What follows belongs to an exercise in optimizing a design on an open flow for small area and a short achievable clock period; a production flow would make more cautious choices. At most, simulation tests tie the RTL to the original design; equivalence was not proved. Some runs may be left out. An edit can pass the tests and still lose a function that they never use. No functional check of the RTL was part of runs 2 to 4.

--- design.v ---
`timescale 1ns / 1ps
(*use_dsp="yes"*)module test_dsp  #(parameter width_in1=26,parameter width_in2=14,parameter width_out=40)(
    input clk_i,
    input signed [width_in1:0] a_i,
    input signed [width_in2:0] b_i,
    input signed [width_out:0] pd_pattern1,
    output  signed [width_out:0] c_o,
    output reg ones_o
);
reg signed [width_out:0] ab;
reg [width_in1:0] a_reg;
reg [width_in2:0] b_reg;
reg [width_out:0] pd_pattern;
  reg [width_out:0] pd_patternn;
wire [width_out:0]mask;
assign mask = 43'b0;
always @(posedge clk_i) begin
a_reg<= a_i;
b_reg<=b_i;
pd_pattern <= pd_pattern1;
end
always @(posedge clk_i) begin
    ab <= a_reg * b_reg;  
  pd_patternn<=pd_pattern;
  if ( ab == (pd_patternn | mask))begin
        ones_o <= 1'b1;  
    end else begin
        ones_o <= 1'b0;  
    end
end
assign c_o = ab;  
endmodule
--- run.sh ---
#!/bin/bash
# synth_recipe.tcl (not shown) runs the flow's synth.tcl, then flattens the netlist and writes it again
# the make line also repeats each setting of config.mk as NAME=value (left out here)
make -C /OpenROAD-flow-scripts/flow DESIGN_CONFIG=/design/flow/config.mk WORK_HOME=/design/flow/orfs CLKGATE_MAP_FILE= SYNTH_SCRIPT=/design/flow/synth_recipe.tcl finish
--- config.mk ---
export PLATFORM = sky130hd
export DESIGN_NAME = test_dsp
export DESIGN_NICKNAME = test_dsp
export VERILOG_FILES = /design/flow/design.v
export SDC_FILE = /design/flow/constraint.sdc
export NUM_CORES = 4
export LEC_CHECK = 0
export CAP_MARGIN = 20
export CORE_MARGIN = 2
export CORE_UTILIZATION = 40
export SLEW_MARGIN = 20
--- constraint.sdc ---
create_clock -name core_clock -period 6.5 [get_ports {clk_i}]
set_input_delay 1.3000 -clock core_clock [delete_from_list [all_inputs] [get_ports {clk_i}]]
set_output_delay 1.3000 -clock core_clock [all_outputs]
set_load 0.01 [all_outputs]
==> tab_implementation.tex, run 1 <==
\begin{tabular}{lr}
\hline
Metric & Value \\
\hline
\multicolumn{2}{l}{\textbf{Outcome}} \\
\quad Run status & no timing/DRC/antenna violations \\
\multicolumn{2}{l}{\textbf{Yosys}} \\
\quad Area of the mapped netlist & 0.01676 mm² \\
\quad Most frequent cells after synthesis & inv\_1, fa\_1, and2\_1 \\
\quad Leading cell types by total area after synthesis & fa\_1, dfxtp\_1, and2\_1, ha\_1, inv\_1 \\
\quad Net Count, Synth & 2,233 \\
\quad Synthesis Warnings & 1 \\
\quad Count of flip-flops with a built-in enable after synthesis & 0 \\
\quad Synth top area share & 38.47\% \\
\quad Gate count of the mapped netlist & 1,725 \\
\quad Unique masters post-synth & 52 \\
\multicolumn{2}{l}{\textbf{Routing}} \\
\quad Wl on met1 & between 15,000 and 20,000 µm \\
\quad Total met3 wirelength after detailed routing & 1530 µm \\
\quad Number of vias after detailed routing & 11,620 \\
\quad DRT iter0 DRCs & 530 \\
\quad Drt pass-1 iters & 5 \\
\quad Avg WL per Cell & around 17 µm \\
\quad Residual antenna-violating net count after detailed routing & 0 \\
\quad Avg Vias per Cell & 4.919 \\
\multicolumn{2}{l}{\textbf{Timing}} \\
\quad Setup\_tns & 0 ps \\
\quad Maximum clock rate & 161.6 MHz \\
\quad RSZ-0062 raised after global routing & false \\
\quad Post-Route Hold Slack & roughly 320 ps \\
\quad Setup violators final & 0 \\
\quad Final period util & 95.22\% \\
\multicolumn{2}{l}{\textbf{Die}} \\
\quad Die outline area & about 0.044 mm² \\
\quad Height of the die & 208.7 µm \\
\quad Std-Cell Rows & 74 \\
\quad Standard cell core area & around 0.041 mm² \\
\quad Chip Width & 208.7 µm \\
\multicolumn{2}{l}{\textbf{Setup path}} \\
\quad Worst Path Max Fanout & 15 \\
\quad Setup crit end kind & flop \\
\quad Worst setup slack for register-to-register paths & 310 ps \\
\quad Required time of the critical path & between 6000 and 7000 ps \\
\quad Path type of the worst setup path & flop to flop \\
\quad Critical register-to-register path startpoint & a\_reg[9]\$\_DFF\_P\_ \\
\multicolumn{2}{l}{\textbf{Clock tree}} \\
\quad Clock root buffer & clkbuf\_16 \\
\quad Clock sinks & $\sim$170 \\
\quad Clock tree from TritonCTS & yes \\
\quad Clock transition at the register clock pins on the worst setup and hold paths after CTS & around 80 ps \\
\quad Clock buffers created by TritonCTS & 17 \\
\quad CTS H-Tree Depth & 4 \\
\multicolumn{2}{l}{\textbf{Global routing}} \\
\quad Via count of the first global-routing pass & 12,930 \\
\quad Met3 GRT Util & 3.081\% \\
\quad Routing usage on met1 & a little under a quarter \\
\quad Global-route layer with the greatest usage & met2 \\
\quad GRT Util Overall & between 10\% and 20\% \\
\multicolumn{2}{l}{\textbf{Flow run}} \\
\quad Max-cap viol count & 0 \\
\multicolumn{2}{l}{\textbf{Layout}} \\
\quad Commonest cells after routing, fill and taps aside & inv\_1, fa\_1, and2\_1 \\
\quad P\&R area growth vs syn & 14.30\% \\
\quad Most common library cell in the layout ignoring fill and taps & inv\_1 \\
\quad Top Registers & ab x41, pd\_pattern x41, pd\_patternn x41 \\
\quad Util after Layout & 46.59\% \\
\quad Ratio of cells with drive above 1 in the final layout & 3.827\% \\
\quad Number of nets in the layout & between 2,000 and 2,500 \\
\multicolumn{2}{l}{\textbf{Hold path}} \\
\quad Start point of the worst hold path & pd\_pattern[20]\$\_DFF\_P\_ \\
\quad Type of the worst min-delay path & flop to flop \\
\multicolumn{2}{l}{\textbf{Placed design}} \\
\quad Sum of net half-perimeters after detailed placement & between 30,000 and 40,000 µm \\
\quad Routability congestion estimate & 0.8581 \\
\quad Minimum setup slack after placement & 131.3 ps \\
\hline
\end{tabular}
==> run 1: worst max-delay path by stage <==
stage / from / endpoint / depth (start not counted)
finish: a_reg[9]$_DFF_P_ / ab[36]$_DFF_P_ / 19
global route: a_reg[9]$_DFF_P_ / ab[36]$_DFF_P_ / 19
CTS: b_reg[3]$_DFF_P_ / ab[39]$_DFF_P_ / 19
detailed placement: b_reg[3]$_DFF_P_ / ab[39]$_DFF_P_ / 19
global placement: b_reg[3]$_DFF_P_ / ab[36]$_DFF_P_ / 19
floorplan: b_reg[6]$_DFF_P_ / ab[33]$_DFF_P_ / 20
==> run 1: kinds of logic (layout without fill, tap and decap cells) <==
family	count (synthesis)	after routing	share of synthesized area [%]
AND/OR/NAND/NOR	515	515	15.77
adder cells (fa/ha/maj)	424	424	46.08
buffers and inverters	415	519	9.333
flip-flops	166	166	19.83
AO/OA/AOI/OAI	125	125	4.801
XOR/XNOR	80	80	4.181
other	0	1	0
==> run 1: stage by stage <==
| stage | cell area (µm²) | std cells |
|---|---|---|
| 2_1_floorplan | 16760 | 1725 |
| 3_3_place_gp | 18560 | 2330 |
| 3_5_place_dp | 18560 | 2330 |
| 4_1_cts | 19140 | 2361 |
| 5_1_grt | 19150 | 2361 |
| 6_report | 19150 | 2362 |
==> run 1: cell type report <==
type	count	area, µm²	share of cell area (%)
Multi-Input combinational cell	1144	11870	61.97
Sequential cell	166	3329	17.38
Timing Repair Buffer	148	1424	7.434
Inverter	340	1276	6.663
Tap cell	532	665.6	3.475
Clock buffer	19	442.9	2.313
Clock inverter	12	142.6	0.7447
Antenna cell	1	2.502	0.01307
==> run 1: critical path: stages (launching register included) <==
cell and delay (ps):
dfxtp_1 750, nand2_1 170, fa_1 530, fa_1 520, inv_1 60, fa_1 560, fa_1 430, fa_1 550
inv_1 80, fa_1 480, inv_1 40, ha_1 390, nand2_1 130, nor2_1 180, o2111ai_1 280, a311oi_1 390
buf_4 190, nor2_1 60, o21ai_1 160, xor2_1 150
==> run 1: repair_timing <==
item                       4_1_cts  5_1_grt
resized for setup                0        5
setup endpoints to repair        0       13
hold endpoints to repair         0        0
hold buffers                     0        0
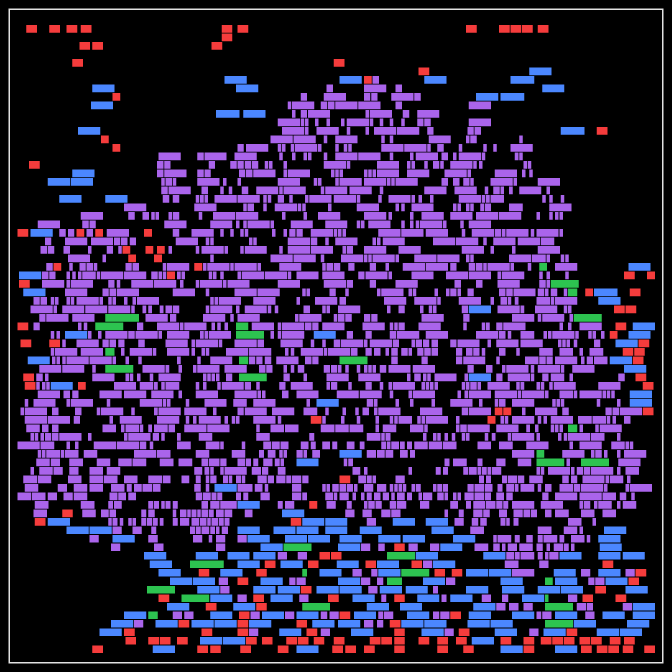
Run 1: placed cells, one colour a class
Green marks clock drivers and dummy loads, cells 31, share of their area 3.2%. Purple marks combinational and other logic, cells 1,484, share of their area 71%. Red marks other buffers and delay cells, cells 148, share of their area 7.7%. Blue marks flops, cells 166, share of their area 18%.

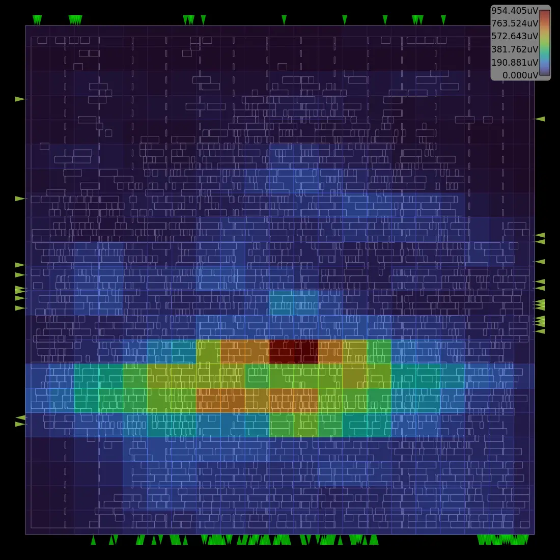
Run 1: IR drop map

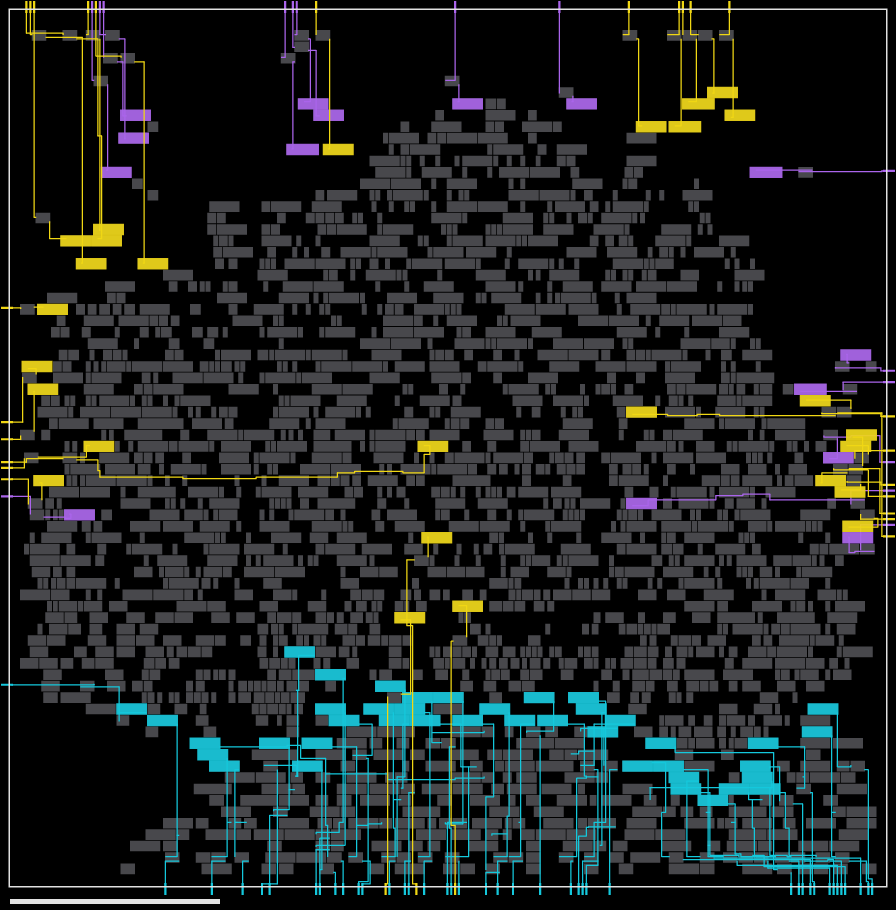
Run 1: wires at chosen ports, followed through buffers
The bar under the picture is 50 µm long.
Purple marks `b_i`, direction input, edge 8 top, 6 right, 1 left, end cells 15, buffers 15, wire 435 µm. Yellow marks `a_i`, direction input, edge 11 top, 7 right, 6 left, 3 bottom, end cells 27, buffers 27, wire 1,100 µm. Cyan marks `c_o`, direction output, edge 40 bottom, 1 left, end cells 41, buffers 41, wire 2,040 µm.

==> run 2: too many edits to list; what changed since run 1 <==
design.v: 32 -> 901 lines; modules unchanged: 0
  test_dsp: edited, 31 -> 900 lines
--- a/config.mk
+++ b/config.mk
@@ -6,6 +6,8 @@
 export NUM_CORES = 4
 export LEC_CHECK = 0
+export ABC_CLOCK_PERIOD_IN_PS = 3000
 export CAP_MARGIN = 20
 export CORE_MARGIN = 2
 export CORE_UTILIZATION = 40
+export SETUP_SLACK_MARGIN = 3.4
 export SLEW_MARGIN = 20
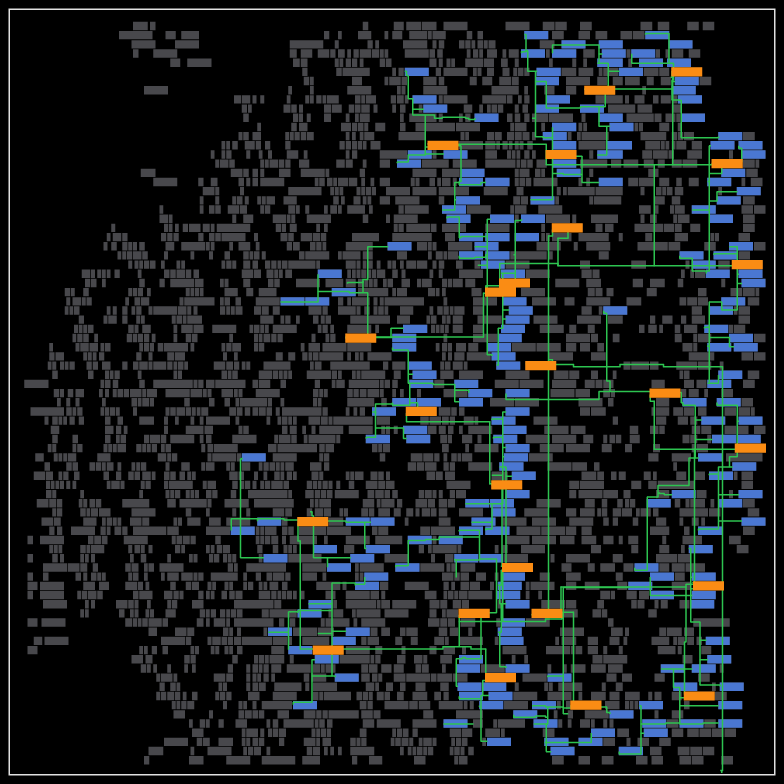
Run 2: routed clock nets over the placement
Orange marks clock drivers, count 24. Green marks clock wires, length 3,020 µm. Blue marks flip-flops, count 214.
There are 25 routed clock nets.

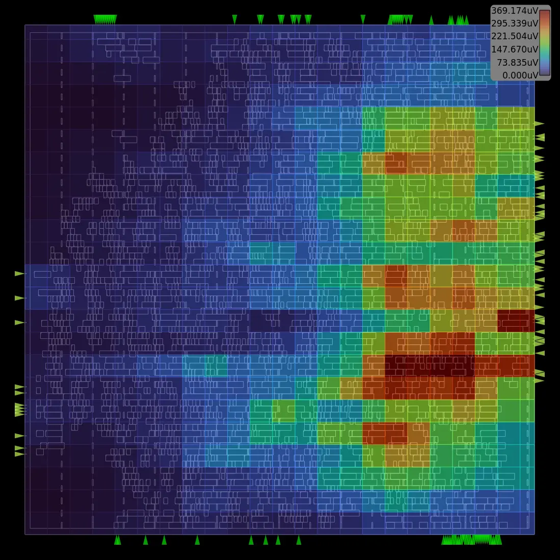
Run 2: IR drop map

==> run 2 against run 1 <==
Compared with the run above:
- critical path depth grew 2
- setup slack better by 800 ps
- global-route usage rose by 3.8 points
- critical endpoint is now prod_r[26]$_DFF_P_
==> tab_implementation.tex, run 2 <==
\begin{tabular}{lr}
\hline
Metric & Value \\
\hline
\multicolumn{2}{l}{\textbf{Outcome}} \\
\quad Run status & no timing/DRC/antenna violations (unchanged) \\
\multicolumn{2}{l}{\textbf{Routing}} \\
\quad Total met3 wirelength after detailed routing & 4914 µm (was 1530 µm) \\
\quad Number of vias after detailed routing & 18,160 (was 11,620) \\
\quad Avg WL per Cell & 19.61 µm (was 17.47 µm) \\
\quad Wl on met1 & 28,960 µm (was 16,340 µm) \\
\quad Avg Vias per Cell & 5.571 (was 4.919) \\
\quad DRT iter0 DRCs & 1,621 (was 530) \\
\quad Residual antenna-violating net count after detailed routing & 0 (unchanged) \\
\multicolumn{2}{l}{\textbf{Timing}} \\
\quad RSZ-0062 raised after global routing & true (was false) \\
\quad Final period util & 82.88\% (was 95.22\%) \\
\quad Post-Route Hold Slack & 383.4 ps (was 323.1 ps) \\
\quad Setup violators final & 0 (unchanged) \\
\quad Max-slew violation count & 0 (unchanged) \\
\quad Post-route minimum period & 5387 ps (was 6189 ps) \\
\quad Transition time at the pin with the least slew margin & 721.4 ps (was 731.1 ps) \\
\quad Maximum clock rate & 185.6 MHz (was 161.6 MHz) \\
\quad Setup\_tns & 0 ps (unchanged) \\
\multicolumn{2}{l}{\textbf{Setup path}} \\
\quad Critical register-to-register path startpoint & r1\_c4\_2\$\_DFF\_P\_ (was a\_reg[9]\$\_DFF\_P\_) \\
\quad Slowest cell on the critical path & fa\_2 (was dfxtp\_1) \\
\quad Required time of the critical path & 6950 ps (was 6890 ps) \\
\quad Path type of the worst setup path & flop to flop (unchanged) \\
\quad Critical path startpoint & r1\_c4\_2\$\_DFF\_P\_ (was a\_reg[9]\$\_DFF\_P\_) \\
\quad Peak per-stage delay on the critical path & 610 ps (was 750 ps) \\
\quad Most used cell along the critical path & fa\_2 (was fa\_1) \\
\quad Worst setup slack for register-to-register paths & 1110 ps (was 310 ps) \\
\quad Worst Path Max Fanout & 5 (was 15) \\
\quad Timing endpoint of the critical path & prod\_r[26]\$\_DFF\_P\_ (was ab[36]\$\_DFF\_P\_) \\
\quad Setup crit end kind & flop (unchanged) \\
\quad Critical Path, Cell by Cell & fa\_2 > inv\_2 > fa\_2 > fa\_2 > fa\_2 > fa\_2 > inv\_2 > fa\_2 > inv\_2 > fa\_2 > fa\_2 > fa\_2 > fa\_2 > and3b\_1 > nand4\_1 > buf\_4 > nand2\_4 > a31oi\_4 > o21ai\_2 > or4\_1 > and4\_1 (was nand2\_1 > fa\_1 > fa\_1 > inv\_1 > fa\_1 > fa\_1 > fa\_1 > inv\_1 > fa\_1 > inv\_1 > ha\_1 > nand2\_1 > nor2\_1 > o2111ai\_1 > a311oi\_1 > buf\_4 > nor2\_1 > o21ai\_1 > xor2\_1) \\
\multicolumn{2}{l}{\textbf{Hold path}} \\
\quad Type of the worst min-delay path & flop to flop (unchanged) \\
\multicolumn{2}{l}{\textbf{Global routing}} \\
\quad Routing usage on met1 & 34.84\% (was 23.42\%) \\
\quad Met3 GRT Util & 2.475\% (was 3.081\%) \\
\quad Via count of the first global-routing pass & 16,170 (was 12,930) \\
\quad Global-route layer with the greatest usage & met2 (unchanged) \\
\quad GRT Util Overall & 23.62\% (was 19.79\%) \\
\multicolumn{2}{l}{\textbf{Clock tree}} \\
\quad CTS H-Tree Depth & 1 (was 4) \\
\quad Clock root buffer & clkbuf\_16 (unchanged) \\
\quad Clock transition at the register clock pins on the worst setup and hold paths after CTS & 70 ps (was 80 ps) \\
\quad Hold-fix buffers at CTS & 0 (unchanged) \\
\quad Clock sinks & 214 (was 166) \\
\multicolumn{2}{l}{\textbf{Yosys}} \\
\quad Gate count of the mapped netlist & 2,609 (was 1,725) \\
\quad Most frequent cells after synthesis & nand2\_1, nor2\_1, a21oi\_1 (was inv\_1, fa\_1, and2\_1) \\
\quad Area of the mapped netlist & 0.01979 mm² (was 0.01676 mm²) \\
\quad Leading cell types by total area after synthesis & dfxtp\_1, fa\_1, nand2\_1, a21oi\_1, o21ai\_0 (was fa\_1, dfxtp\_1, and2\_1, ha\_1, inv\_1) \\
\quad Synthesis Warnings & 1 (unchanged) \\
\quad Count of flip-flops with a built-in enable after synthesis & 0 (unchanged) \\
\quad Synth top area share & 21.65\% (was 38.47\%) \\
\quad Unique masters post-synth & 55 (was 52) \\
\quad Net Count, Synth & 2,935 (was 2,233) \\
\multicolumn{2}{l}{\textbf{Placed design}} \\
\quad Minimum setup slack after placement & 1052 ps (was 131.3 ps) \\
\quad Placed cell areas & 0.02142 mm² (was 0.01856 mm²) \\
\quad Routability congestion estimate & 0.8676 (was 0.8581) \\
\quad Sum of net half-perimeters after detailed placement & 41,980 µm (was 33,570 µm) \\
\quad Port Buffer Count & 125 (unchanged) \\
\quad Number of placed cells counting well taps & 3,170 (was 2,330) \\
\multicolumn{2}{l}{\textbf{Layout}} \\
\quad Number of nets in the layout & 2,903 (was 2,325) \\
\quad Area of all placed cells without fillers & 0.02390 mm² (was 0.01915 mm²) \\
\quad Ratio of cells with drive above 1 in the final layout & 11.10\% (was 3.827\%) \\
\quad Most common library cell in the layout ignoring fill and taps & nand2\_1 (was inv\_1) \\
\quad Commonest cells after routing, fill and taps aside & nand2\_1, nor2\_1, a21oi\_1 (was inv\_1, fa\_1, and2\_1) \\
\quad Multi-input logic area & 0.01425 mm² (was 0.01187 mm²) \\
\quad Sequential cell area in the final layout & 0.004288 mm² (was 0.003329 mm²) \\
\quad P\&R area growth vs syn & 20.78\% (was 14.30\%) \\
\quad Layout filler cell count & 4,724 (was 3,938) \\
\quad Final cell count without fillers & 3,260 (was 2,362) \\
\quad Util after Layout & 48.93\% (was 46.59\%) \\
\quad Top Registers & pat\_r x41, prod\_r x41 (was ab x41, pd\_pattern x41, pd\_patternn x41) \\
\multicolumn{2}{l}{\textbf{Die}} \\
\quad Height of the die & 226.4 µm (was 208.7 µm) \\
\quad Std-Cell Rows & 81 (was 74) \\
\quad Chip Width & 226.4 µm (was 208.7 µm) \\
\quad Die outline area & 0.05126 mm² (was 0.04355 mm²) \\
\quad Standard cell core area & 0.04885 mm² (was 0.04111 mm²) \\
\multicolumn{2}{l}{\textbf{Flow run}} \\
\quad Max-cap viol count & 0 (unchanged) \\
\hline
\end{tabular}
run 2: cell count changes in the layout (fill, tap and decap cells not counted), moves of 41 or more:
cell,before,now
o22ai_1,0,83
nand2_1,212,401
inv_1,340,166
o21ai_0,19,200
dfxtp_1,161,211
nor2_1,21,241
ha_1,102,48
a21oi_1,41,226
fa_1,322,157
and2_1,227,8
maj3_1,0,81
clkdlybuf4s50_1,125,84
run 2: how the worst min path moves through the flow:
stage          slack, ps        endpoint  cells after the start          from
2_1_floorplan        310  ones_o$_DFF_P_                      0  eq_r$_DFF_P_
3_3_place_gp         350  ones_o$_DFF_P_                      0  eq_r$_DFF_P_
3_5_place_dp         350  ones_o$_DFF_P_                      0  eq_r$_DFF_P_
4_1_cts              400  ones_o$_DFF_P_                      0  eq_r$_DFF_P_
5_1_grt              390  ones_o$_DFF_P_                      0  eq_r$_DFF_P_
6_report             380  ones_o$_DFF_P_                      0  eq_r$_DFF_P_
run 2: critical path, delay by kind of cell, from the launching register on:
kind,cells,cell delay [ps]
DFF,1,340
AOI/OAI and AO/OA,2,310
buffers and inverters,4,290
adders and majority gates,10,3450
and+or+nand+nor,5,920
run 2: kinds of logic (layout without fill, tap and decap cells):
family | count (synthesis) | count (layout) | synth area share [%]
AO/OA/AOI/OAI | 739 | 739 | 21.90
XOR/XNOR | 94 | 94 | 4.161
adder cells (fa/ha/maj) | 337 | 337 | 27.39
buffers and inverters | 447 | 433 | 8.492
flip-flops | 214 | 214 | 21.65
multiplexers | 1 | 1 | 0.05059
other | 0 | 1 | 0
AND/OR/NAND/NOR | 777 | 777 | 16.36
run 2: layout make-up:
type / count / area share, %
Antenna cell: 1 / 0.01047
Clock buffer: 30 / 2.733
Clock inverter: 14 / 0.7905
Inverter: 177 / 2.827
Multi-Input combinational cell: 1948 / 59.63
Sequential cell: 214 / 17.94
Tap cell: 664 / 3.476
Timing Repair Buffer: 211 / 12.57
Timing Repair inverter: 1 / 0.02094
run 2: what timing repair did:
item                                    in CTS  in global routing
cloned                                      15                 12
endpoints found under the hold margin        0                  0
gates resized for setup                    172                 93
pin swaps                                   25                 19
buffers inserted                             8                 10
endpoints found under the setup margin     145                 87
==> run 3, diff against run 2 <==
--- a/config.mk
+++ b/config.mk
@@ -7,3 +7,2 @@
 export LEC_CHECK = 0
-export ABC_CLOCK_PERIOD_IN_PS = 3000
 export CAP_MARGIN = 20
@@ -11,3 +10,2 @@
 export CORE_UTILIZATION = 40
-export SETUP_SLACK_MARGIN = 3.4
 export SLEW_MARGIN = 20
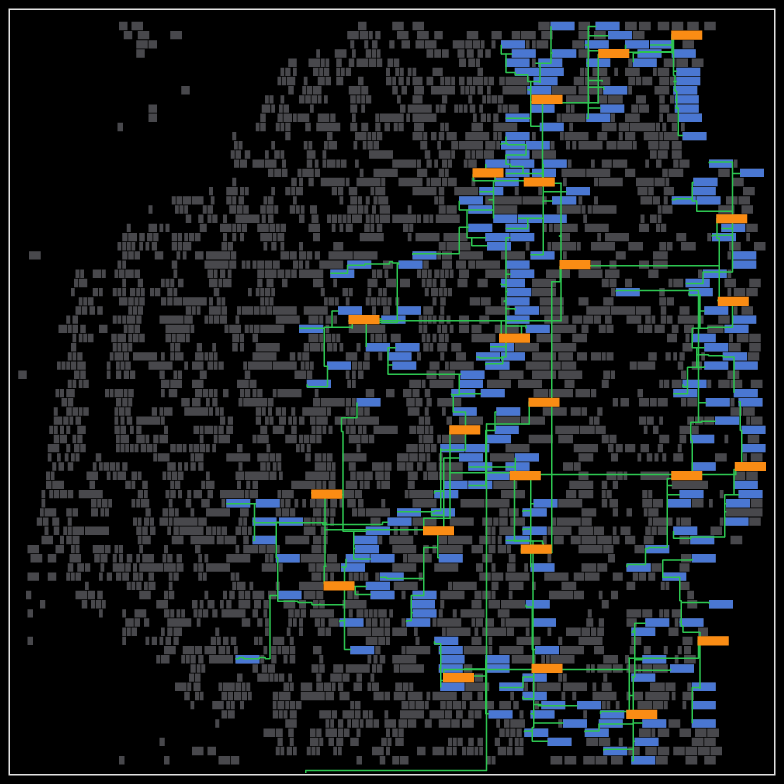
Run 3: routed clock nets over the placement
Blue marks flip-flops, count 214. Orange marks clock drivers, count 23. Green marks clock wires, length 2,790 µm.
There are 24 routed clock nets.

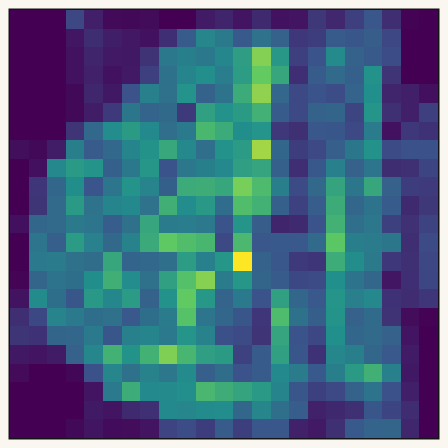
Run 3: signal metal coverage by tile
The die is cut into 23 by 23 equal tiles; dark purple is low, yellow is high, scaled to the fullest tile. Values are wire area over tile area, all layers added.
17% of the tiles are over half the peak. The emptiest ninth of the die: top left. The mean over all tiles is 0.18.

==> run 3 against run 2 <==
Compared with the run above:
- still clean
- global-route usage fell by 1.7 points
- maximum frequency is 13% lower
- core utilization fell by 4.2 points
- synthesized cell count stayed put
- routed wire length down 11%
- via count decreased by 3.4%
- count of clock-buffer cells in the layout is the same
- clock skew decreased by 16 ps
==> tab_implementation.tex, run 3 <==
\begin{tabular}{lr}
\hline
Metric & Value \\
\hline
\multicolumn{2}{l}{\textbf{Clock tree}} \\
\quad CTS H-Tree Depth & 1 (unchanged) \\
\quad Max clock buf depth & 3 (unchanged) \\
\quad Clock insertion delay at the later pin of the skew report & 520 ps (was 560 ps) \\
\quad Clock sinks & 214 (unchanged) \\
\quad Postcts setup bufs & 0 (was 8) \\
\quad Clock transition at the register clock pins on the worst setup and hold paths after CTS & 60 ps (was 70 ps) \\
\quad Clock tree from TritonCTS & yes (unchanged) \\
\quad Clock buffers created by TritonCTS & 23 (was 24) \\
\quad Post-cts resize count & 0 (was 172) \\
\quad Hold-fix buffers at CTS & 0 (unchanged) \\
\quad Clock root buffer & clkbuf\_16 (unchanged) \\
\multicolumn{2}{l}{\textbf{Yosys}} \\
\quad Area of the mapped netlist & 0.01979 mm² (unchanged) \\
\quad Top cell type by total area after synthesis & dfxtp\_1 (unchanged) \\
\quad Leading cell types by total area after synthesis & dfxtp\_1, fa\_1, nand2\_1, a21oi\_1, o21ai\_0 (unchanged) \\
\quad FF+latch count, synth & 214 (unchanged) \\
\quad Ys async rst share & 0\% (unchanged) \\
\quad Synthesis Warnings & 1 (unchanged) \\
\quad Count of flip-flops with a built-in enable after synthesis & 0 (unchanged) \\
\quad Most frequent cells after synthesis & nand2\_1, nor2\_1, a21oi\_1 (unchanged) \\
\quad Average size of a mapped cell & 7.584 µm² (unchanged) \\
\quad Unique masters post-synth & 55 (unchanged) \\
\quad Proportion of synthesized chip area in sequential cells & 21.65\% (unchanged) \\
\quad Gate count of the mapped netlist & 2,609 (unchanged) \\
\quad Primary FF master, synth & dfxtp\_1 (unchanged) \\
\quad Net Count, Synth & 2,935 (unchanged) \\
\quad Synth top area share & 21.65\% (unchanged) \\
\quad Count leader, synth & nand2\_1 (unchanged) \\
\multicolumn{2}{l}{\textbf{Global routing}} \\
\quad Pin count of the biggest net entering global routing & 120 (unchanged) \\
\quad Gr ovfl total & 0 (unchanged) \\
\quad Initial antenna violation count & 2 (was 5) \\
\quad Via count of the first global-routing pass & 15,810 (was 16,170) \\
\quad GRT Util Overall & 21.96\% (was 23.62\%) \\
\quad Global-route wire length before repair & 89,250 µm (was 93,970 µm) \\
\multicolumn{2}{l}{\textbf{Layout}} \\
\quad Most common library cell in the layout ignoring fill and taps & nand2\_1 (unchanged) \\
\quad Number of nets in the layout & 2,848 (was 2,903) \\
\quad Ratio of cells with drive above 1 in the final layout & 4.254\% (was 11.10\%) \\
\quad Util after Layout & 44.72\% (was 48.93\%) \\
\quad Area of all placed cells without fillers & 0.02185 mm² (was 0.02390 mm²) \\
\quad Sequential cell area in the final layout & 0.004284 mm² (was 0.004288 mm²) \\
\quad Commonest cells after routing, fill and taps aside & nand2\_1, nor2\_1, a21oi\_1 (unchanged) \\
\quad Top Registers & pat\_r x41, prod\_r x41 (unchanged) \\
\quad P\&R area growth vs syn & 10.40\% (was 20.78\%) \\
\quad Layout filler cell count & 4,882 (was 4,724) \\
\quad Multi-input logic area & 0.01385 mm² (was 0.01425 mm²) \\
\multicolumn{2}{l}{\textbf{Die}} \\
\quad Std-Cell Rows & 81 (unchanged) \\
\quad Standard cell core area & 0.04885 mm² (unchanged) \\
\quad Chip Width & 226.4 µm (unchanged) \\
\quad Top-level I/O count & 126 (unchanged) \\
\quad Die outline area & 0.05126 mm² (unchanged) \\
\quad Height of the die & 226.4 µm (unchanged) \\
\quad Effective utilization at floorplan & 40.51\% (unchanged) \\
\multicolumn{2}{l}{\textbf{Routing}} \\
\quad DRT iter0 DRCs & 1,502 (was 1,621) \\
\quad Number of vias after detailed routing & 17,550 (was 18,160) \\
\quad DR DRC count & 0 (unchanged) \\
\quad Avg WL per Cell & 17.79 µm (was 19.61 µm) \\
\quad Avg Vias per Cell & 5.477 (was 5.571) \\
\quad Drt pass-1 iters & 5 (was 7) \\
\quad Residual antenna-violating net count after detailed routing & 0 (unchanged) \\
\quad Drt total wl & 57,010 µm (was 63,940 µm) \\
\multicolumn{2}{l}{\textbf{Placed design}} \\
\quad Placed cell areas & 0.02106 mm² (was 0.02142 mm²) \\
\quad Routability congestion estimate & 0.8760 (was 0.8676) \\
\quad Port Buffer Count & 125 (unchanged) \\
\quad Sum of net half-perimeters after detailed placement & 41,740 µm (was 41,980 µm) \\
\multicolumn{2}{l}{\textbf{Setup path}} \\
\quad Critical Path Source Type & flop (unchanged) \\
\quad Bufs and invs on worst path & 4 (unchanged) \\
\quad Most used cell along the critical path & fa\_1 (was fa\_2) \\
\quad Arrival time at the worst endpoint & 6600 ps (was 5840 ps) \\
\quad Worst Path Max Fanout & 4 (was 5) \\
\quad Slowest cell on the critical path & fa\_1 (was fa\_2) \\
\quad Peak per-stage delay on the critical path & 470 ps (was 610 ps) \\
\quad Path type of the worst setup path & flop to flop (unchanged) \\
\quad Delay-heaviest family, CP & adder cells (unchanged) \\
\quad Required time of the critical path & 6920 ps (was 6950 ps) \\
\quad Critical Path, Cell by Cell & fa\_1 > inv\_1 > fa\_1 > fa\_1 > fa\_1 > fa\_1 > inv\_1 > fa\_1 > inv\_1 > fa\_1 > fa\_1 > fa\_1 > fa\_1 > inv\_1 > ha\_1 > and3b\_1 > nand4\_1 > nand2\_2 > a31oi\_4 > o21ai\_1 > or4\_1 > and4\_1 (was fa\_2 > inv\_2 > fa\_2 > fa\_2 > fa\_2 > fa\_2 > inv\_2 > fa\_2 > inv\_2 > fa\_2 > fa\_2 > fa\_2 > fa\_2 > and3b\_1 > nand4\_1 > buf\_4 > nand2\_4 > a31oi\_4 > o21ai\_2 > or4\_1 > and4\_1) \\
\quad Setup crit end kind & flop (unchanged) \\
\multicolumn{2}{l}{\textbf{Timing}} \\
\quad Transition time at the pin with the least slew margin & 1083 ps (was 721.4 ps) \\
\quad Post-Route Hold Slack & 360.2 ps (was 383.4 ps) \\
\quad Setup\_tns & 0 ps (unchanged) \\
\quad Maximum clock rate & 161.9 MHz (was 185.6 MHz) \\
\quad Max-slew violation count & 0 (unchanged) \\
\quad Post-route minimum period & 6175 ps (was 5387 ps) \\
\quad Setup Skew & 16.86 ps (was 33.09 ps) \\
\quad Final period util & 95.00\% (was 82.88\%) \\
\quad Worst relative slew slack & 27.59\% (was 51.46\%) \\
\quad Setup violators final & 0 (unchanged) \\
\quad Hold Fails Final Rpt & 0 (unchanged) \\
\multicolumn{2}{l}{\textbf{Flow run}} \\
\quad Max-cap viol count & 0 (unchanged) \\
\multicolumn{2}{l}{\textbf{Outcome}} \\
\quad Run status & no timing/DRC/antenna violations (unchanged) \\
\multicolumn{2}{l}{\textbf{Hold path}} \\
\quad Type of the worst min-delay path & flop to flop (unchanged) \\
\hline
\end{tabular}
-- run 3: cell counts after synthesis --
No cell type changed its count.
-- run 3: routing by layer --
layer  up-vias  track usage (%)  routed length [µm]
met5         -                0                   0
met4         0            4.542                1047
met3        52            1.892                3473
met2       563            35.05               25600
met1      8385            32.38               26890
li1       8549                -                   -
-- run 3: per-stage QoR --
| stage | cells | setup slack, ps |
|---|---|---|
| finish | 3204 | 324.7 |
| global route | 3204 | -1.712 |
| CTS | 3203 | 205.2 |
| global placement | 3161 | 327.0 |
| floorplan | 2609 | 651.6 |
| detailed placement | 3161 | 204.9 |
-- run 3: cell type report --
cell class                      count  share of cell area, %
Timing Repair Buffer              158                  6.460
Multi-Input combinational cell   1948                  63.38
Antenna cell                        1                0.01145
Clock buffer                       30                  2.892
Inverter                          177                  3.041
Tap cell                          664                  3.803
Sequential cell                   214                  19.61
Clock inverter                     12                 0.7961
-- run 3: worst paths after layout --
path	startpoint	to	slack, ps	cells past startpoint
setup / recovery	r1_c4_0$_DFF_P_	prod_r[26]$_DFF_P_	320	22
hold / removal	eq_r$_DFF_P_	ones_o$_DFF_P_	360	0
setup reg to reg	r1_c4_0$_DFF_P_	prod_r[26]$_DFF_P_	320	22
hold reg to reg	eq_r$_DFF_P_	ones_o$_DFF_P_	360	0
-- run 3: logic make-up (layout without fill, tap and decap cells) --
group	after synthesis	in the layout	share of synthesized area [%]
compound gates	739	739	21.90
xor+xnor	94	94	4.161
fa+ha+maj	337	337	27.39
buf+inv	447	377	8.492
flops	214	214	21.65
mux	1	1	0.05059
other cells	0	1	0
simple gates	777	777	16.36
-- run 3: worst register-to-register path, delay by kind of cell, from the launching register on --
| family | cells | cell delay, ps |
|---|---|---|
| adder cells (fa/ha/maj) | 11 | 4020 |
| AND/OR/NAND/NOR | 5 | 1050 |
| AO/OA/AOI/OAI | 2 | 350 |
| flip-flops | 1 | 330 |
| buffers and inverters | 4 | 310 |
==> run 4: too many edits to list; what changed since run 3 <==
design.v: 901 -> 1047 lines; modules unchanged: 0
  test_dsp: edited, 900 -> 1046 lines
--- a/config.mk
+++ b/config.mk
@@ -6,6 +6,8 @@
 export NUM_CORES = 4
 export LEC_CHECK = 0
+export ABC_CLOCK_PERIOD_IN_PS = 3000
 export CAP_MARGIN = 20
 export CORE_MARGIN = 2
 export CORE_UTILIZATION = 40
+export SETUP_SLACK_MARGIN = 3.4
 export SLEW_MARGIN = 20
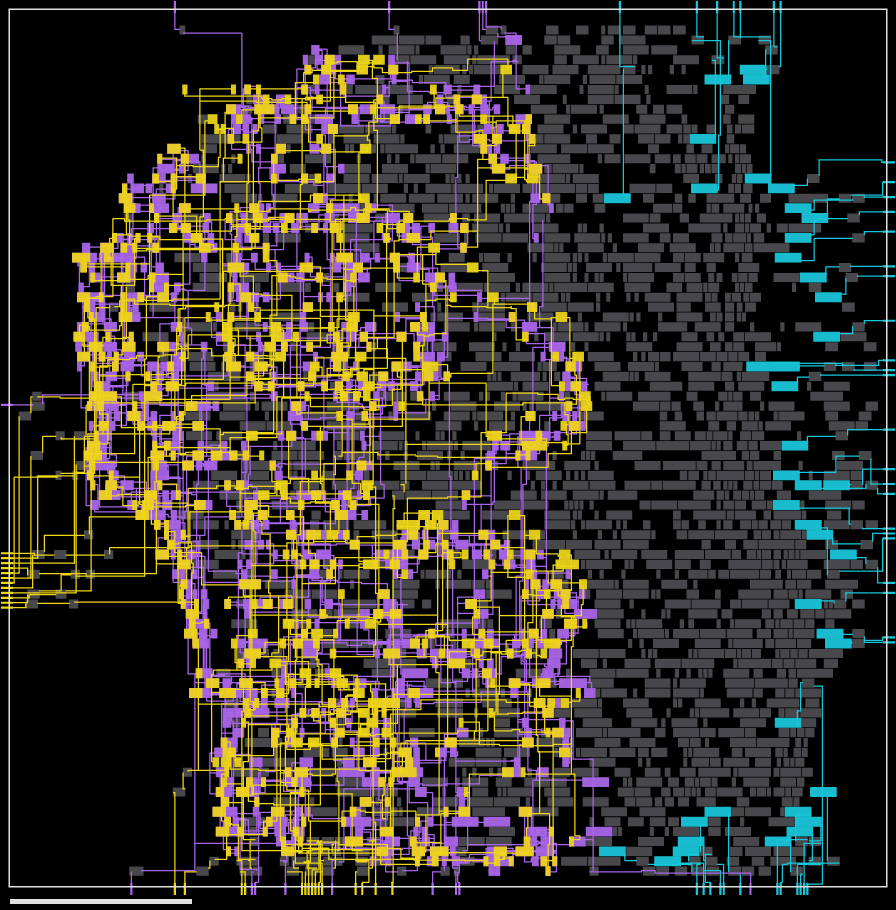
Run 4: wires at chosen ports, followed through buffers
The bar under the picture is 50 µm long.
Cyan marks `c_o`, direction output, edge 22 right, 12 bottom, 7 top, end cells 41, buffers 41, wire 1,010 µm. Yellow marks `a_i`, direction input, edge 15 bottom, 12 left, end cells 612, buffers 53, wire 10,900 µm. Purple marks `b_i`, direction input, edge 9 bottom, 5 top, 1 left, end cells 1,084, buffers 30, wire 11,500 µm.

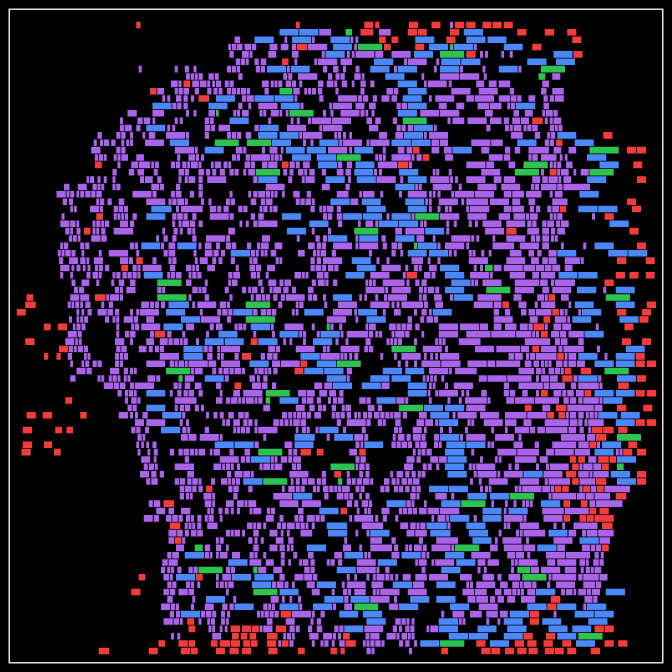
Run 4: placed cells, one colour a class
Red marks other buffers and delay cells, cells 230, share of their area 8.4%. Blue marks flops, cells 287, share of their area 23%. Green marks clock drivers and dummy loads, cells 55, share of their area 4.4%. Purple marks combinational and other logic, cells 2,295, share of their area 65%.

==> run 4 against run 3 <==
Compared with the run above:
- global-route usage up 2.9 points
- die area up 13%
- sequential share of layout area is 2.3 points higher
- largest cell class unchanged
- highest routed layer unchanged
==> tab_implementation.tex, run 4 <==
\begin{tabular}{lr}
\hline
Metric & Value \\
\hline
\multicolumn{2}{l}{\textbf{Outcome}} \\
\quad Run status & no timing/DRC/antenna violations (unchanged) \\
\multicolumn{2}{l}{\textbf{Timing}} \\
\quad Setup Skew & 13.36 ps (was 16.86 ps) \\
\quad Maximum clock rate & 250.5 MHz (was 161.9 MHz) \\
\quad Post-route minimum period & 3992 ps (was 6175 ps) \\
\quad RSZ-0062 raised after global routing & true \\
\quad Transition time at the pin with the least slew margin & 826.4 ps (was 1083 ps) \\
\quad Max-slew violation count & 0 (unchanged) \\
\quad Final period util & 61.42\% (was 95.00\%) \\
\quad Setup violators final & 0 (unchanged) \\
\quad Setup\_tns & 0 ps (unchanged) \\
\quad Post-Route Hold Slack & 344.5 ps (was 360.2 ps) \\
\multicolumn{2}{l}{\textbf{Yosys}} \\
\quad Compound-cell area share of the yosys netlist & 25.34\% (was 21.90\%) \\
\quad Count leader, synth & a21oi\_1 (was nand2\_1) \\
\quad Leading cell types by total area after synthesis & dfxtp\_1, fa\_1, a21oi\_1, inv\_1, nand2\_1 (was dfxtp\_1, fa\_1, nand2\_1, a21oi\_1, o21ai\_0) \\
\quad Top cell type by total area after synthesis & dfxtp\_1 (unchanged) \\
\quad Dominant combinational cell family by area after synthesis & compound AO/OA/AOI/OAI gates (was adder cells) \\
\quad Synth top area share & 25.62\% (was 21.65\%) \\
\quad Unique masters post-synth & 64 (was 55) \\
\quad Area share of xor/xnor cells in the synthesized design & 4.569\% (was 4.161\%) \\
\quad Synthesis Warnings & 1 (unchanged) \\
\quad Adder-Cell Fraction of Synth Area & 23.52\% (was 27.39\%) \\
\quad Average size of a mapped cell & 7.826 µm² (was 7.584 µm²) \\
\quad Net Count, Synth & 3,210 (was 2,935) \\
\quad Gate count of the mapped netlist & 2,866 (was 2,609) \\
\quad Most frequent cells after synthesis & a21oi\_1, inv\_1, dfxtp\_1 (was nand2\_1, nor2\_1, a21oi\_1) \\
\quad Primary FF master, synth & dfxtp\_1 (unchanged) \\
\quad Area of the mapped netlist & 0.02243 mm² (was 0.01979 mm²) \\
\multicolumn{2}{l}{\textbf{Clock tree}} \\
\quad Clock root buffer & clkbuf\_16 (unchanged) \\
\quad Max clock buf depth & 3 (unchanged) \\
\quad Clock insertion delay at the later pin of the skew report & 560 ps (was 520 ps) \\
\quad Clock sinks & 287 (was 214) \\
\quad Hold-fix buffers at CTS & 0 (unchanged) \\
\quad Clock transition at the register clock pins on the worst setup and hold paths after CTS & 60 ps (about the same) \\
\quad CTS H-Tree Depth & 2 (was 1) \\
\quad Clock buffers created by TritonCTS & 34 (was 23) \\
\multicolumn{2}{l}{\textbf{Global routing}} \\
\quad Global-route wire length before repair & 111,700 µm (was 89,250 µm) \\
\quad Initial antenna violation count & 2 (unchanged) \\
\quad Pin count of the biggest net entering global routing & 93 (was 120) \\
\quad GRT Util Overall & 24.89\% (was 21.96\%) \\
\quad Via count of the first global-routing pass & 18,840 (was 15,810) \\
\quad Gr ovfl total & 0 (unchanged) \\
\multicolumn{2}{l}{\textbf{Routing}} \\
\quad Number of vias after detailed routing & 20,540 (was 17,550) \\
\quad DRT iter0 DRCs & 2,240 (was 1,502) \\
\quad DR DRC count & 0 (unchanged) \\
\quad Residual antenna-violating net count after detailed routing & 0 (unchanged) \\
\quad Avg Vias per Cell & 5.678 (was 5.477) \\
\quad Avg WL per Cell & 20.28 µm (was 17.79 µm) \\
\quad Drt total wl & 73,340 µm (was 57,010 µm) \\
\multicolumn{2}{l}{\textbf{Layout}} \\
\quad Util after Layout & 47.48\% (was 44.72\%) \\
\quad Area of all placed cells without fillers & 0.02626 mm² (was 0.02185 mm²) \\
\quad Layout filler cell count & 5,307 (was 4,882) \\
\quad Commonest cells after routing, fill and taps aside & a21oi\_1, inv\_1, dfxtp\_1 (was nand2\_1, nor2\_1, a21oi\_1) \\
\quad P\&R area growth vs syn & 17.08\% (was 10.40\%) \\
\quad Number of nets in the layout & 3,192 (was 2,848) \\
\multicolumn{2}{l}{\textbf{Placed design}} \\
\quad Placed cell areas & 0.02403 mm² (was 0.02106 mm²) \\
\quad Minimum setup slack after placement & 2214 ps (was 204.9 ps) \\
\multicolumn{2}{l}{\textbf{Setup path}} \\
\quad Path type of the worst setup path & flop to flop (unchanged) \\
\quad Slowest cell on the critical path & fa\_1 (unchanged) \\
\quad Worst Path Max Fanout & 4 (unchanged) \\
\quad Critical Path, Cell by Cell & inv\_2 > fa\_1 > inv\_2 > fa\_1 > fa\_2 > ha\_4 > nand4\_1 > nor3\_2 > a32oi\_2 > buf\_6 > a211oi\_4 > a21oi\_4 > o31a\_1 > xnor2\_1 (was fa\_1 > inv\_1 > fa\_1 > fa\_1 > fa\_1 > fa\_1 > inv\_1 > fa\_1 > inv\_1 > fa\_1 > fa\_1 > fa\_1 > fa\_1 > inv\_1 > ha\_1 > and3b\_1 > nand4\_1 > nand2\_2 > a31oi\_4 > o21ai\_1 > or4\_1 > and4\_1) \\
\quad Arrival time at the worst endpoint & 4430 ps (was 6600 ps) \\
\quad Required time of the critical path & 6940 ps (was 6920 ps) \\
\quad Critical Path Source Type & flop (unchanged) \\
\multicolumn{2}{l}{\textbf{Die}} \\
\quad Height of the die & 240.8 µm (was 226.4 µm) \\
\quad Top-level I/O count & 126 (unchanged) \\
\quad Standard cell core area & 0.05531 mm² (was 0.04885 mm²) \\
\quad Chip Width & 240.8 µm (was 226.4 µm) \\
\quad Std-Cell Rows & 86 (was 81) \\
\multicolumn{2}{l}{\textbf{Flow run}} \\
\quad Max-cap viol count & 0 (unchanged) \\
\hline
\end{tabular}
run 4: cell count changes in the layout (fill, tap and decap cells not counted), sizes merged, moves of 63 or more:
cell / previous run / this run
a21oi: 241 / 465
inv: 178 / 377
nand2: 408 / 253
o21ai: 243 / 120
dfxtp: 214 / 287
o31ai: 11 / 76
buf: 55 / 118
run 4: area by class of cell:
type                    count  area, µm²  area share (%)
multi-input cells        1914      14890           56.71
inverters                 381       1440           5.484
well taps                 748      935.9           3.564
flip-flops and latches    287       5753           21.91
repair buffers            230       2116           8.057
clock buffers              43      968.4           3.688
clock inverters            12      150.1          0.5718
diodes                      2      5.005         0.01906
run 4: kinds of logic after synthesis:
group / Yosys count
AO/OA/AOI/OAI: 955
AND/OR/NAND/NOR: 527
adder cells (fa/ha/maj): 315
XOR/XNOR: 117
flip-flops: 287
buffers and inverters: 665
run 4: worst paths after layout:
path / endpoint / startpoint / slack (ps) / cells after the start
worst max-delay path: prod_r[34]$_DFF_P_ / r1_c12_0$_DFF_P_ / 2510 / 14
worst min-delay path: ones_o$_DFF_P_ / eq_r$_DFF_P_ / 340 / 0
worst max register to register: prod_r[34]$_DFF_P_ / r1_c12_0$_DFF_P_ / 2510 / 14
worst min register to register: ones_o$_DFF_P_ / eq_r$_DFF_P_ / 340 / 0
run 4: worst max-delay path, delay by kind of cell (launching register included):
family	cells	cell delay (ps)
fa+ha+maj	4	1900
flops	1	320
xor+xnor	1	130
buf+inv	3	250
compound gates	4	890
simple gates	2	380
run 4: routing by layer:
layer / global-route usage [%] / vias up / wire length, µm
met5: 0 / - / 0
met4: 6.996 / 0 / 1872
met3: 3.386 / 113 / 6334
met2: 38.72 / 989 / 32600
met1: 36.09 / 9927 / 32530
li1: - / 9507 / -
run 4: what timing repair did:
item                                    4_1_cts  5_1_grt
setup buffers                                39       16
hold endpoints to repair                      0        0
endpoints found under the setup margin       93       74
pin swaps                                    46       40
resized for setup                           115       61

[afterwards: timing with drivers on the ports]
In the flow no input, the clock included, has a driving cell. The finished layouts below were timed again as built, in two steps.
Step 1 assumes that a clkbuf_16 drives the clock port and a buf_2 every other input.
Step 2 times the ports against the registers' clock, not the clock port: input delays grow and output delays shrink by t, the midpoint of the rising clock arrivals with the driver on.
Three values: no drivers, after step 1, after step 2; two values: the first two.
| run | t (ns) | slack for setup (ns) | cell pins on the clock port's net |
|---|---|---|---|
| run 1 | 0.510 | 0.311 / 0.311 / 0.311 | 1 |
| run 2 | 0.591 | 1.113 / 1.113 / 1.113 | 1 |
| run 3 | 0.570 | 0.325 / 0.325 / 0.325 | 1 |
| run 4 | 0.609 | 2.508 / 2.508 / 2.508 | 1 |
After both steps every run listed still meets setup and hold.
